Source: an optimization exercise on an open RTL-to-GDS flow (aim: small area). Production flows keep margins and buffers that such runs may drop.
Function was checked by simulation only, so behaviour that the tests miss may differ from the original.
Some runs may be left out. An edit can pass the tests and still lose a function that they never use.

**Run 1: critical path on the layout**

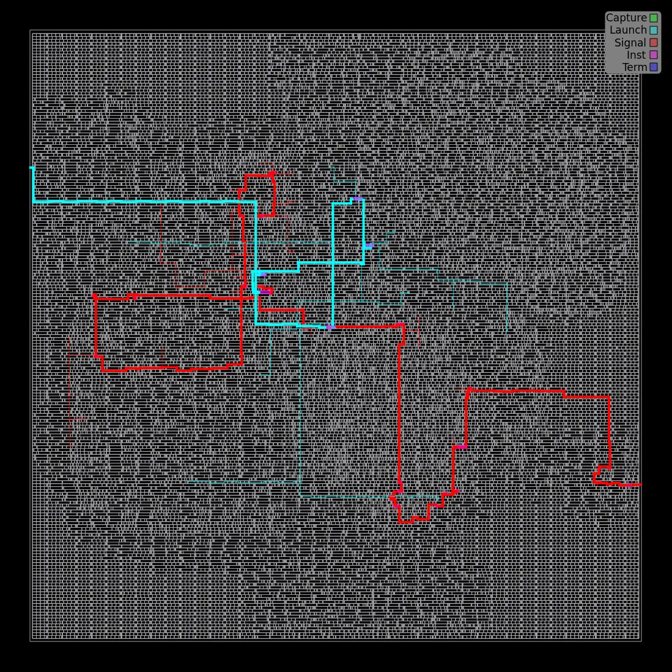
**Run 1: port wiring**

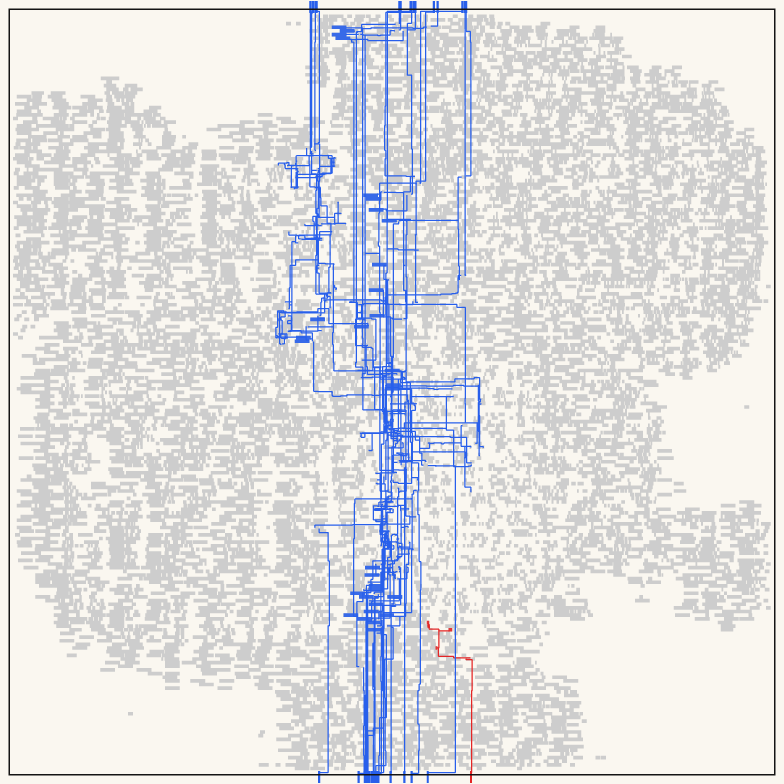
**Run 1: placed cells, one color a class**

Bar = 200 um. Fill, decap, tap and diode cells in gray.
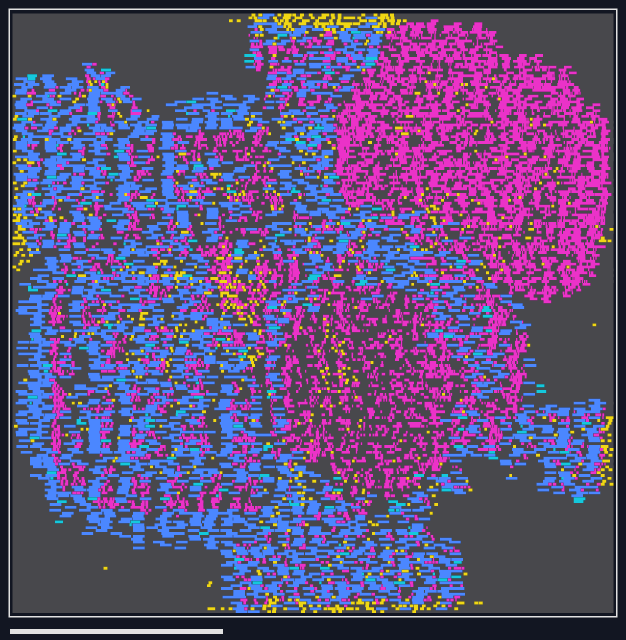
## flow/design.v in outline (module list and top-level ports)
// module RiscvTesterUncached: 611 lines
// module IncChain: 12 lines
// module MulBWI: 3100 lines
// module FA3: 4 lines
// module HA2: 4 lines
module RiscvTesterUncached (
  output              io_i_cmd_valid,
  input               io_i_cmd_ready,
  output     [31:0]   io_i_cmd_payload_pc,
  input               io_i_rsp_valid,
  output              io_i_rsp_ready,
  input      [31:0]   io_i_rsp_payload_instruction,
  input      [31:0]   io_i_rsp_payload_pc,
  output              io_d_cmd_valid,
  input               io_d_cmd_ready,
  output              io_d_cmd_payload_wr,
  output     [31:0]   io_d_cmd_payload_address,
  output     [31:0]   io_d_cmd_payload_data,
  output     [1:0]    io_d_cmd_payload_size,
  input               io_d_rsp_valid,
  output              io_d_rsp_ready,
  input      [31:0]   io_d_rsp_payload,
  output              io_iCheck_valid,
  output     [31:0]   io_iCheck_payload_address,
  output     [31:0]   io_iCheck_payload_data,
  input               io_iCmdDrive,
  input               io_iRspDrive,
  input               io_dCmdDrive,
  input               io_dRspDrive,
  input               io_doCacheFlush,
  output              io_cpuCmdLog_valid,
  output              io_cpuCmdLog_payload_wr,
  output     [31:0]   io_cpuCmdLog_payload_address,
  output     [31:0]   io_cpuCmdLog_payload_data,
  output     [1:0]    io_cpuCmdLog_payload_size,
  output              io_cpuRspLog_valid,
  output     [31:0]   io_cpuRspLog_payload,
  input      [3:0]    io_interrupt,
  input               clk,
  input               reset
);
  // ...
==> flow/run.sh <==
#!/bin/bash
# synth_recipe.tcl (not shown) runs the flow's synth.tcl, then flattens the netlist and writes it again
# the make line also repeats each setting of config.mk as NAME=value (left out here)
make -C /OpenROAD-flow-scripts/flow DESIGN_CONFIG=/design/flow/config.mk WORK_HOME=/design/flow/orfs CLKGATE_MAP_FILE= SYNTH_SCRIPT=/design/flow/synth_recipe.tcl finish
==> flow/config.mk <==
export PLATFORM = sky130hd
export DESIGN_NAME = RiscvTesterUncached
export DESIGN_NICKNAME = RiscvTesterUncached
export VERILOG_FILES = /design/flow/design.v
export SDC_FILE = /design/flow/constraint.sdc
export NUM_CORES = 4
export LEC_CHECK = 0
export CAP_MARGIN = 10
export CORE_MARGIN = 2
export CORE_UTILIZATION = 40
export CTS_BUF_LIST = sky130_fd_sc_hd__clkbuf_16
export CTS_CLUSTER_DIAMETER = 80
export CTS_CLUSTER_SIZE = 26
export SLEW_MARGIN = 10
export SYNTH_HIERARCHICAL = 1
export SYNTH_MINIMUM_KEEP_SIZE = 0
==> flow/constraint.sdc <==
create_clock -name core_clock -period 11.0 [get_ports {clk}]
set_input_delay 2.2000 -clock core_clock [delete_from_list [all_inputs] [get_ports {clk}]]
set_output_delay 2.2000 -clock core_clock [all_outputs]
set_load 0.01 [all_outputs]
==> impl_results.rst, run 1 <==
.. list-table::
   :header-rows: 1

   * - Metric
     - Value
   * - Port Buffer Count
     - 378
   * - TritonCTS clock tree
     - yes
   * - Ports
     - 380
   * - Pin count of the biggest net entering global routing
     - 85
   * - RSZ-0062 raised after global routing
     - no
   * - CTS Root Buffer Type
     - clkbuf_16
   * - Standard-cell rows
     - 207
   * - Netlist cell types
     - 121
   * - Die boundary width
     - 569.1 um
   * - Commonest non-fill, non-tap cells in the layout
     - edfxtp_1 (2044), nand2_1 (1421), fa_1 (993)
   * - Fraction of registers with async set or reset after synthesis
     - 4.718%
   * - Core box area
     - 0.3178 mm2
   * - Measured slew at the worst slew-check pin
     - 1372 ps
   * - Critical path data required time
     - 8800 ps
   * - Total track usage
     - 34.79%
   * - Outcome
     - timing/DRC/antenna clean
   * - Peak clock frequency supported by timing
     - 93.21 MHz
   * - Startpoint kind of the worst setup timing path
     - flip-flop
   * - Clk slew on worst S/H paths
     - 100 ps
   * - Number of buffers inserted during clock tree synthesis
     - 117
   * - Vias
     - 100000
   * - Layout cell share with drive strength beyond 1
     - 10.41%
   * - Leading cell type in the layout, fill and taps excluded
     - edfxtp_1
   * - Area of combinational cells with multiple inputs
     - 0.06054 mm2
   * - Maximum buffer depth of the clock tree
     - 4
   * - CP endpoint kind
     - primary output
   * - Crit-path leading delay family
     - simple AND/OR/NAND/NOR gates
   * - Clock tree sinks
     - 2162
   * - Synthesis-to-layout area growth
     - 12.00%
   * - Top flip-flop cell by instance count after synthesis
     - edfxtp_1
   * - Count of cell instances traversed by the critical path
     - 25
   * - Final estimated routing congestion in global placement
     - 1.026
   * - Cell Area, Synth
     - 0.1277 mm2
   * - Setup violations, final
     - 0
   * - Maximum fanout encountered on the critical timing path
     - 13
About 'critical path on the layout':
post-route core utilization: 45.02%
fin crit period: 10730 ps
count of non-filler cells in the finished layout: 14730
Total Neg Setup Slack: 0 ps
setup slack of the critical path after layout: 271.7 ps

About 'port wiring':
port	color	direction	edge	end cells	wire
io_d_cmd_ready	red	input	south	4	158 um
io_iCheck_payload_data	blue	output	17 south, 15 north	32	13000 um

About 'placed cells, one color a class':
class	color	cells	share of their area
remaining buffers and delay cells	yellow	895	5.8%
clock drivers and dummy loads	cyan	203	2.8%
sequential cells	blue	2162	47%
remaining logic cells	magenta	7249	45%

## run 1: area by class of cell
class | count | area share (%)
sequential | 2162 | 44.92
multi-input combinational | 6950 | 42.32
timing repair buffer | 895 | 5.568
tap | 4180 | 3.656
clock buffer | 121 | 2.117
inverter | 299 | 0.7933
clock inverter | 82 | 0.5615
antenna | 36 | 0.06297
## run 1: repair_timing
action	CTS	global route
buffers inserted	16	33
gates cloned	0	0
endpoints found under the hold margin	0	0
resized for setup	3	14
setup endpoints to repair	9	24
pin swaps	5	10
## run 1: per-layer routing
| metal | routed length (um) | global-route usage [%] | vias to the layer above |
|---|---|---|---|
| met3 | 78030 | 12.32 | 2414 |
| met2 | 247000 | 51.31 | 8775 |
| li1 | - | - | 38470 |
| met5 | 539 | 0.5057 | - |
| met4 | 53610 | 25.29 | 30 |
| met1 | 200300 | 42.10 | 50340 |
## run 1: cells by family after synthesis
family,after synthesis,synth area share [%]
simple gates,2749,9.763
compound gates,2313,13.55
flops,2162,50.31
fa+ha+maj,1374,19.30
buf+inv,1053,3.191
xor+xnor,261,1.796
mux,252,2.095
other cells,1,0.002936
## run 1: stage by stage
stage                     util [%]  instance area (um2)  hold slack [ps]  cells
after global routing         44.99               143000            437.4  14700
after global placement       43.59               138500            406.9  14440
after CTS                    44.86               142600            434.6  14660
final                        45.02               143100            433.2  14730
after detailed placement     43.59               138500            406.5  14440
after floorplan                  -               127700            346.2  10170
## run 1: synth_stat cells (52+ instances only)
cell and instances:
xor2_1 96, nor4_1 62, a21oi_1 268, inv_1 295, a21o_1 85, a31oi_1 118
a221oi_1 205, nor2_1 429, xnor2_1 164, dfrtp_1 96, nor3_1 65, buf_1 52
and3_1 138, edfxtp_1 2044, a222oi_1 98, mux2i_1 129, and2_1 83, nand2_1 1423
o21ai_0 207, fa_1 993, o211ai_1 54, a22oi_1 747, mux2_2 122, nand3_1 201
clkbuf_1 652, ha_1 381, nand4_1 152, a22o_1 232
==> inputs of run 2 (changes only) <==
--- a/flow/config.mk
+++ b/flow/config.mk
@@ -12,3 +12,3 @@
 export CTS_CLUSTER_DIAMETER = 80
-export CTS_CLUSTER_SIZE = 26
+export CTS_CLUSTER_SIZE = 27
 export SLEW_MARGIN = 10
==> run 2 against run 1 <==
The flow now stops in detailed routing (5_2_route). Synthesized area is the same. Synthesized cell count is the same.
==> impl_results.rst, run 2 <==
.. list-table::
   :header-rows: 1

   * - Metric
     - Value
   * - Outcome
     - aborted with a tool error (was timing/DRC/antenna clean)
   * - Fail Step
     - detailed routing (5_2_route)
   * - First logged error message
     - Error: rf_wdata\[1\] 2 pin not visited #guides = 227
   * - Post_cts resized
     - 3 (unchanged)
   * - Ports
     - 380 (unchanged)
   * - Maximum buffer depth of the clock tree
     - 4 (unchanged)
   * - Leading cell types by total area after synthesis
     - edfxtp_1 (48%), fa_1 (16%), a22oi_1 (4.4%) (unchanged)
   * - H-tree lvl count
     - 3 (unchanged)
   * - Synthesized area per cell
     - 12.57 um2 (unchanged)
   * - Final estimated routing congestion in global placement
     - 1.026 (unchanged)
   * - Pin count of the biggest net entering global routing
     - 85 (unchanged)
   * - Top-area cell type share of the netlist area
     - 48.05% (unchanged)
   * - Number of register bits inferred by synthesis
     - 2162 (unchanged)
   * - Worst slack at placement
     - 792.4 ps (unchanged)
   * - List of most frequent post-synthesis cells
     - edfxtp_1 (2044), nand2_1 (1423), fa_1 (993) (unchanged)
   * - Total of hold buffers inserted after clock tree synthesis
     - 0 (unchanged)
   * - Netlist cell types
     - 121 (unchanged)
   * - Fraction of registers with async set or reset after synthesis
     - 4.718% (unchanged)
   * - Post-DP HPWL
     - 388.9 mm (unchanged)
   * - Cell Area, Synth
     - 0.1277 mm2 (unchanged)
   * - Die boundary width
     - 569.1 um (unchanged)
   * - Count of warnings emitted by yosys
     - 10 (unchanged)
   * - Gate count of the mapped netlist
     - 10170 (unchanged)
   * - CTS Root Buffer Type
     - clkbuf_16 (unchanged)
   * - Standard-cell rows
     - 207 (unchanged)
   * - Worst-path endpoint category
     - top-level output
   * - Top flip-flop cell by instance count after synthesis
     - edfxtp_1 (unchanged)
   * - Post-CTS setup buffers
     - 17 (was 16)
   * - Clock tree sinks
     - 2162 (unchanged)
   * - Port Buffer Count
     - 378 (unchanged)
   * - Synthesized net count
     - 11650 (unchanged)
   * - Effective utilization at floorplan
     - 40.19% (unchanged)
   * - Most frequent cell after synthesis
     - edfxtp_1 (unchanged)
   * - Most area-hungry cell type in the Yosys netlist
     - edfxtp_1 (unchanged)
   * - Placed cell area
     - 0.1385 mm2 (unchanged)
   * - Die height
     - 569.1 um (unchanged)
   * - Number of enable flip-flop cells after synthesis
     - 2044 (unchanged)
   * - Number of instances in the placed design
     - 14440 (unchanged)
   * - Post-synthesis sequential area ratio
     - 50.31% (unchanged)
   * - Number of buffers inserted during clock tree synthesis
     - 115 (was 117)
[run 2: cell counts after synthesis]
No cell type changed its count.
[run 2: logic make-up after synthesis]
kind of cell,Yosys count,synth area share (%)
XOR/XNOR,261,1.796
buffers and inverters,1053,3.191
AND/OR/NAND/NOR,2749,9.763
multiplexers,252,2.095
flip-flops,2162,50.31
other,1,0.002936
AO/OA/AOI/OAI,2313,13.55
adder cells (fa/ha/maj),1374,19.30
==> inputs of run 3 (changes only) <==
--- a/flow/config.mk
+++ b/flow/config.mk
@@ -11,4 +11,4 @@
 export CTS_BUF_LIST = sky130_fd_sc_hd__clkbuf_16
-export CTS_CLUSTER_DIAMETER = 80
-export CTS_CLUSTER_SIZE = 27
+export CTS_CLUSTER_DIAMETER = 75
+export CTS_CLUSTER_SIZE = 28
 export SLEW_MARGIN = 10
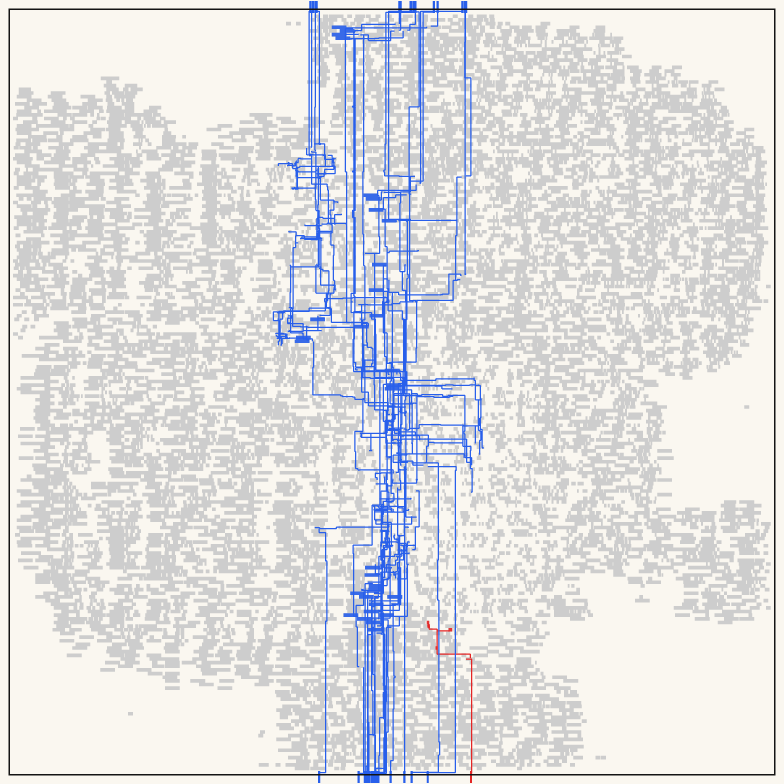
**Above:** run 3 (port wiring).
port	color	direction	edge	end cells	wire
io_d_cmd_ready	red	input	south	4	156 um
io_iCheck_payload_data	blue	output	17 south, 15 north	32	13000 um
Ports: 380
Port Buffer Count: 378

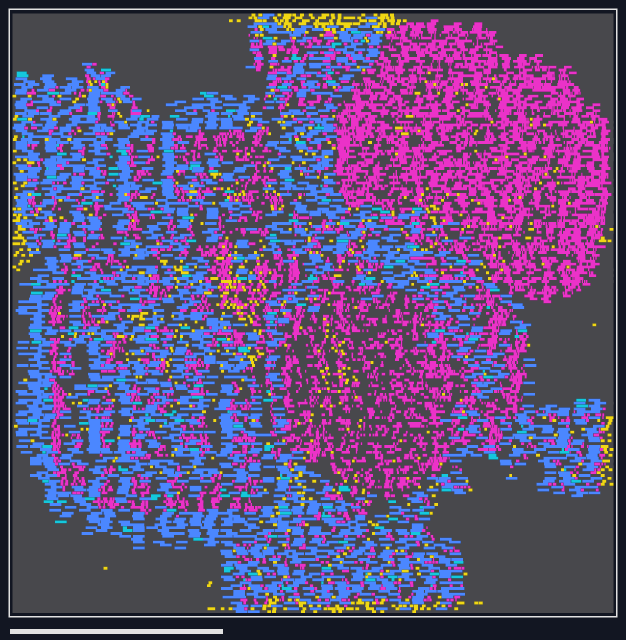
**Above:** run 3 (placed cells, one color a class).
Bar = 200 um. Fill, decap, tap and diode cells in gray.
class	color	cells	share of their area
sequential cells	blue	2162	47%
clock drivers and dummy loads	cyan	219	3.1%
remaining buffers and delay cells	yellow	886	5.7%
remaining logic cells	magenta	7249	45%
standard-cell rows: 207
sequential portion of the cell area: 44.83%
post-route core utilization: 45.11%

==> run 3 against run 2 <==
Now clean on timing, DRC and antenna. Synthesized area did not move. Synthesized cell count unchanged.
==> impl_results.rst, run 3 <==
.. list-table::
   :header-rows: 1

   * - Metric
     - Value
   * - Synthesized area per cell
     - 12.57 um2 (unchanged)
   * - Outcome
     - timing/DRC/antenna clean (was aborted with a tool error)
   * - Leading cell types by total area after synthesis
     - edfxtp_1 (48%), fa_1 (16%), a22oi_1 (4.4%) (unchanged)
   * - Total Neg Setup Slack
     - 0 ps
   * - Routed met3 length
     - 79.65 mm
   * - Number of register bits inferred by synthesis
     - 2162 (unchanged)
   * - Total track usage
     - 34.81%
   * - Hold_ws
     - 431.9 ps
   * - CTS Root Buffer Type
     - clkbuf_16 (unchanged)
   * - Fraction of registers with async set or reset after synthesis
     - 4.718% (unchanged)
   * - Measured slew at the worst slew-check pin
     - 1369 ps
   * - Layout cell share with drive strength beyond 1
     - 10.56%
   * - Maximum buffer depth of the clock tree
     - 4 (unchanged)
   * - Number of buffers inserted during clock tree synthesis
     - 121 (was 115)
   * - Startpoint kind of the worst setup timing path
     - flip-flop
   * - Commonest non-fill, non-tap cells in the layout
     - edfxtp_1 (2044), nand2_1 (1421), fa_1 (993)
   * - Count of warnings emitted by yosys
     - 10 (unchanged)
   * - Core box area
     - 0.3178 mm2
   * - Total of hold buffers inserted after clock tree synthesis
     - 0 (unchanged)
   * - Fin crit period
     - 10760 ps
   * - Netlist cell types
     - 121 (unchanged)
   * - Clk slew on worst S/H paths
     - 90 ps
   * - Setup slack of the worst register-to-register path
     - 1520 ps
   * - Number of instances in the placed design
     - 14440 (unchanged)
   * - Setup violations, final
     - 0
   * - Die boundary width
     - 569.1 um (unchanged)
   * - Pin count of the biggest net entering global routing
     - 85 (unchanged)
   * - Fin crit share
     - 97.82%
   * - Critical path data required time
     - 8800 ps
   * - Clock tree sinks
     - 2162 (unchanged)
   * - Post-DP HPWL
     - 388.9 mm (unchanged)
   * - Most frequent cell after synthesis
     - edfxtp_1 (unchanged)
   * - TritonCTS clock tree
     - yes
   * - List of most frequent post-synthesis cells
     - edfxtp_1 (2044), nand2_1 (1423), fa_1 (993) (unchanged)
   * - Final estimated routing congestion in global placement
     - 1.026 (unchanged)
   * - Maximum fanout encountered on the critical timing path
     - 13
   * - Synthesis-to-layout area growth
     - 12.24%
   * - Met1 WL
     - 199.0 mm
   * - Number of enable flip-flop cells after synthesis
     - 2044 (unchanged)
   * - Post-synthesis sequential area ratio
     - 50.31% (unchanged)
   * - Cell Area, Synth
     - 0.1277 mm2 (unchanged)
   * - Vias
     - 100100
   * - H-tree lvl count
     - 3 (unchanged)
   * - Most area-hungry cell type in the Yosys netlist
     - edfxtp_1 (unchanged)
   * - Top sig layer
     - met5
   * - Top flip-flop cell by instance count after synthesis
     - edfxtp_1 (unchanged)
   * - Worst hold path class
     - flip-flop to flip-flop
   * - Effective utilization at floorplan
     - 40.19% (unchanged)
   * - Leading cell type in the layout, fill and taps excluded
     - edfxtp_1
   * - Die height
     - 569.1 um (unchanged)
   * - Top-area cell type share of the netlist area
     - 48.05% (unchanged)
   * - Gate count of the mapped netlist
     - 10170 (unchanged)
   * - Count of non-filler cells in the finished layout
     - 14740
   * - DR WL met2
     - 248.2 mm
   * - Number of flip-flops under the largest register name
     - 992
   * - RSZ-0062 raised after global routing
     - no
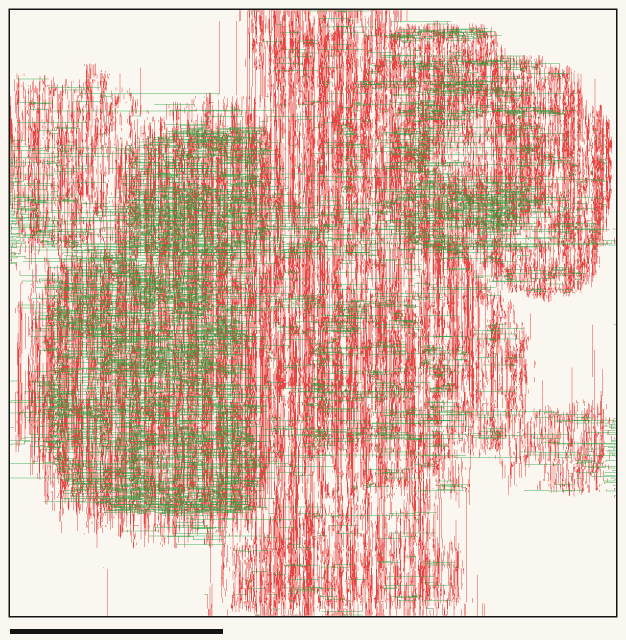
**Above:** run 3 (signal wires by layer).
Bar = 200 um. Only two layers are drawn.
layer	color	wire length
M3	green	79.6 mm
M2	red	248 mm

==> run 3: cell counts after synthesis <==
No cell type changed its count.
==> run 3: per-stage QoR <==
stage	util (%)	area, um2	setup WS (ps)
after detailed placement	43.59	138500	792.4
final	45.11	143400	239.9
after global routing	45.09	143300	8.134
after global placement	43.59	138500	860.2
after CTS	44.99	143000	1.529
after floorplan	-	127700	2091
==> run 3: cells by family after synthesis <==
group | after synthesis | synth area share (%)
AOI/OAI and AO/OA | 2313 | 13.55
and+or+nand+nor | 2749 | 9.763
DFF | 2162 | 50.31
buffers and inverters | 1053 | 3.191
xor gates and xnor gates | 261 | 1.796
muxes | 252 | 2.095
adders and majority gates | 1374 | 19.30
other | 1 | 0.002936
==> run 3: routing by layer <==
| metal | vias up | GRT usage (%) |
|---|---|---|
| met3 | 2476 | 12.43 |
| met4 | 16 | 25.31 |
| met5 | - | 0 |
| li1 | 38480 | - |
| met2 | 8830 | 51.44 |
| met1 | 50270 | 42.02 |
==> run 3: area by class of cell <==
| type | count | area [um2] | share of cell area (%) |
|---|---|---|---|
| Clock buffer | 121 | 3028 | 2.112 |
| Inverter | 299 | 1135 | 0.7916 |
| Antenna cell | 41 | 102.6 | 0.07156 |
| Clock inverter | 98 | 1220 | 0.8509 |
| Sequential cell | 2162 | 64270 | 44.83 |
| Timing Repair Buffer | 886 | 7848 | 5.474 |
| Tap cell | 4180 | 5230 | 3.648 |
| Multi-Input combinational cell | 6950 | 60540 | 42.23 |
==> run 3: timing repair <==
item,in CTS,in global routing
pin swaps,6,5
setup endpoints to repair,12,23
gates resized for setup,4,12
buffers inserted,18,22
cloned,0,0
hold endpoints to repair,0,0
==> run 3: worst max-delay path, stage by stage, from the launching register on <==
cell,delay [ps]
edfxtp_1,540
buf_4,260
nand2b_1,190
buf_4,240
nor2_4,680
buf_4,390
a22oi_1,110
nand3_1,150
nor2_1,60
nand2_1,310
inv_1,210
o21ai_0,250
mux2i_2,230
xnor2_1,210
ha_1,390
and2_1,210
a211oi_1,90
o31ai_2,430
a31oi_1,200
o31a_1,290
nand3b_1,290
a2111oi_4,440
or3_1,220
nand2_1,230
inv_1,280
clkdlybuf4s50_1,580

## separate check: timing with driven ports
How much do the figures lean on ideal ports? The routed layouts below were timed once more, with nothing changed but the port constraints.
Step 1 sets driving cells, clkbuf_16 on the clock port and buf_2 on the other inputs (assumed; they add their load-dependent delay and slew).
Step 2 times the ports against the registers' clock, not the clock port: input delays grow and output delays shrink by t, the midpoint of the rising clock arrivals with the driver on.
Slacks: ideal / step 1 / step 2; pairs: ideal / step 1.
| run | t (ns) | slack for setup (ns) | worst setup path at the end |
|---|---|---|---|
| run 1 | 0.994 | 0.272 / 0.171 / 1.165 | register to output |
| run 3 | 1.005 | 0.240 / 0.138 / 1.143 | register to output |
After both steps every run listed still meets setup and hold.
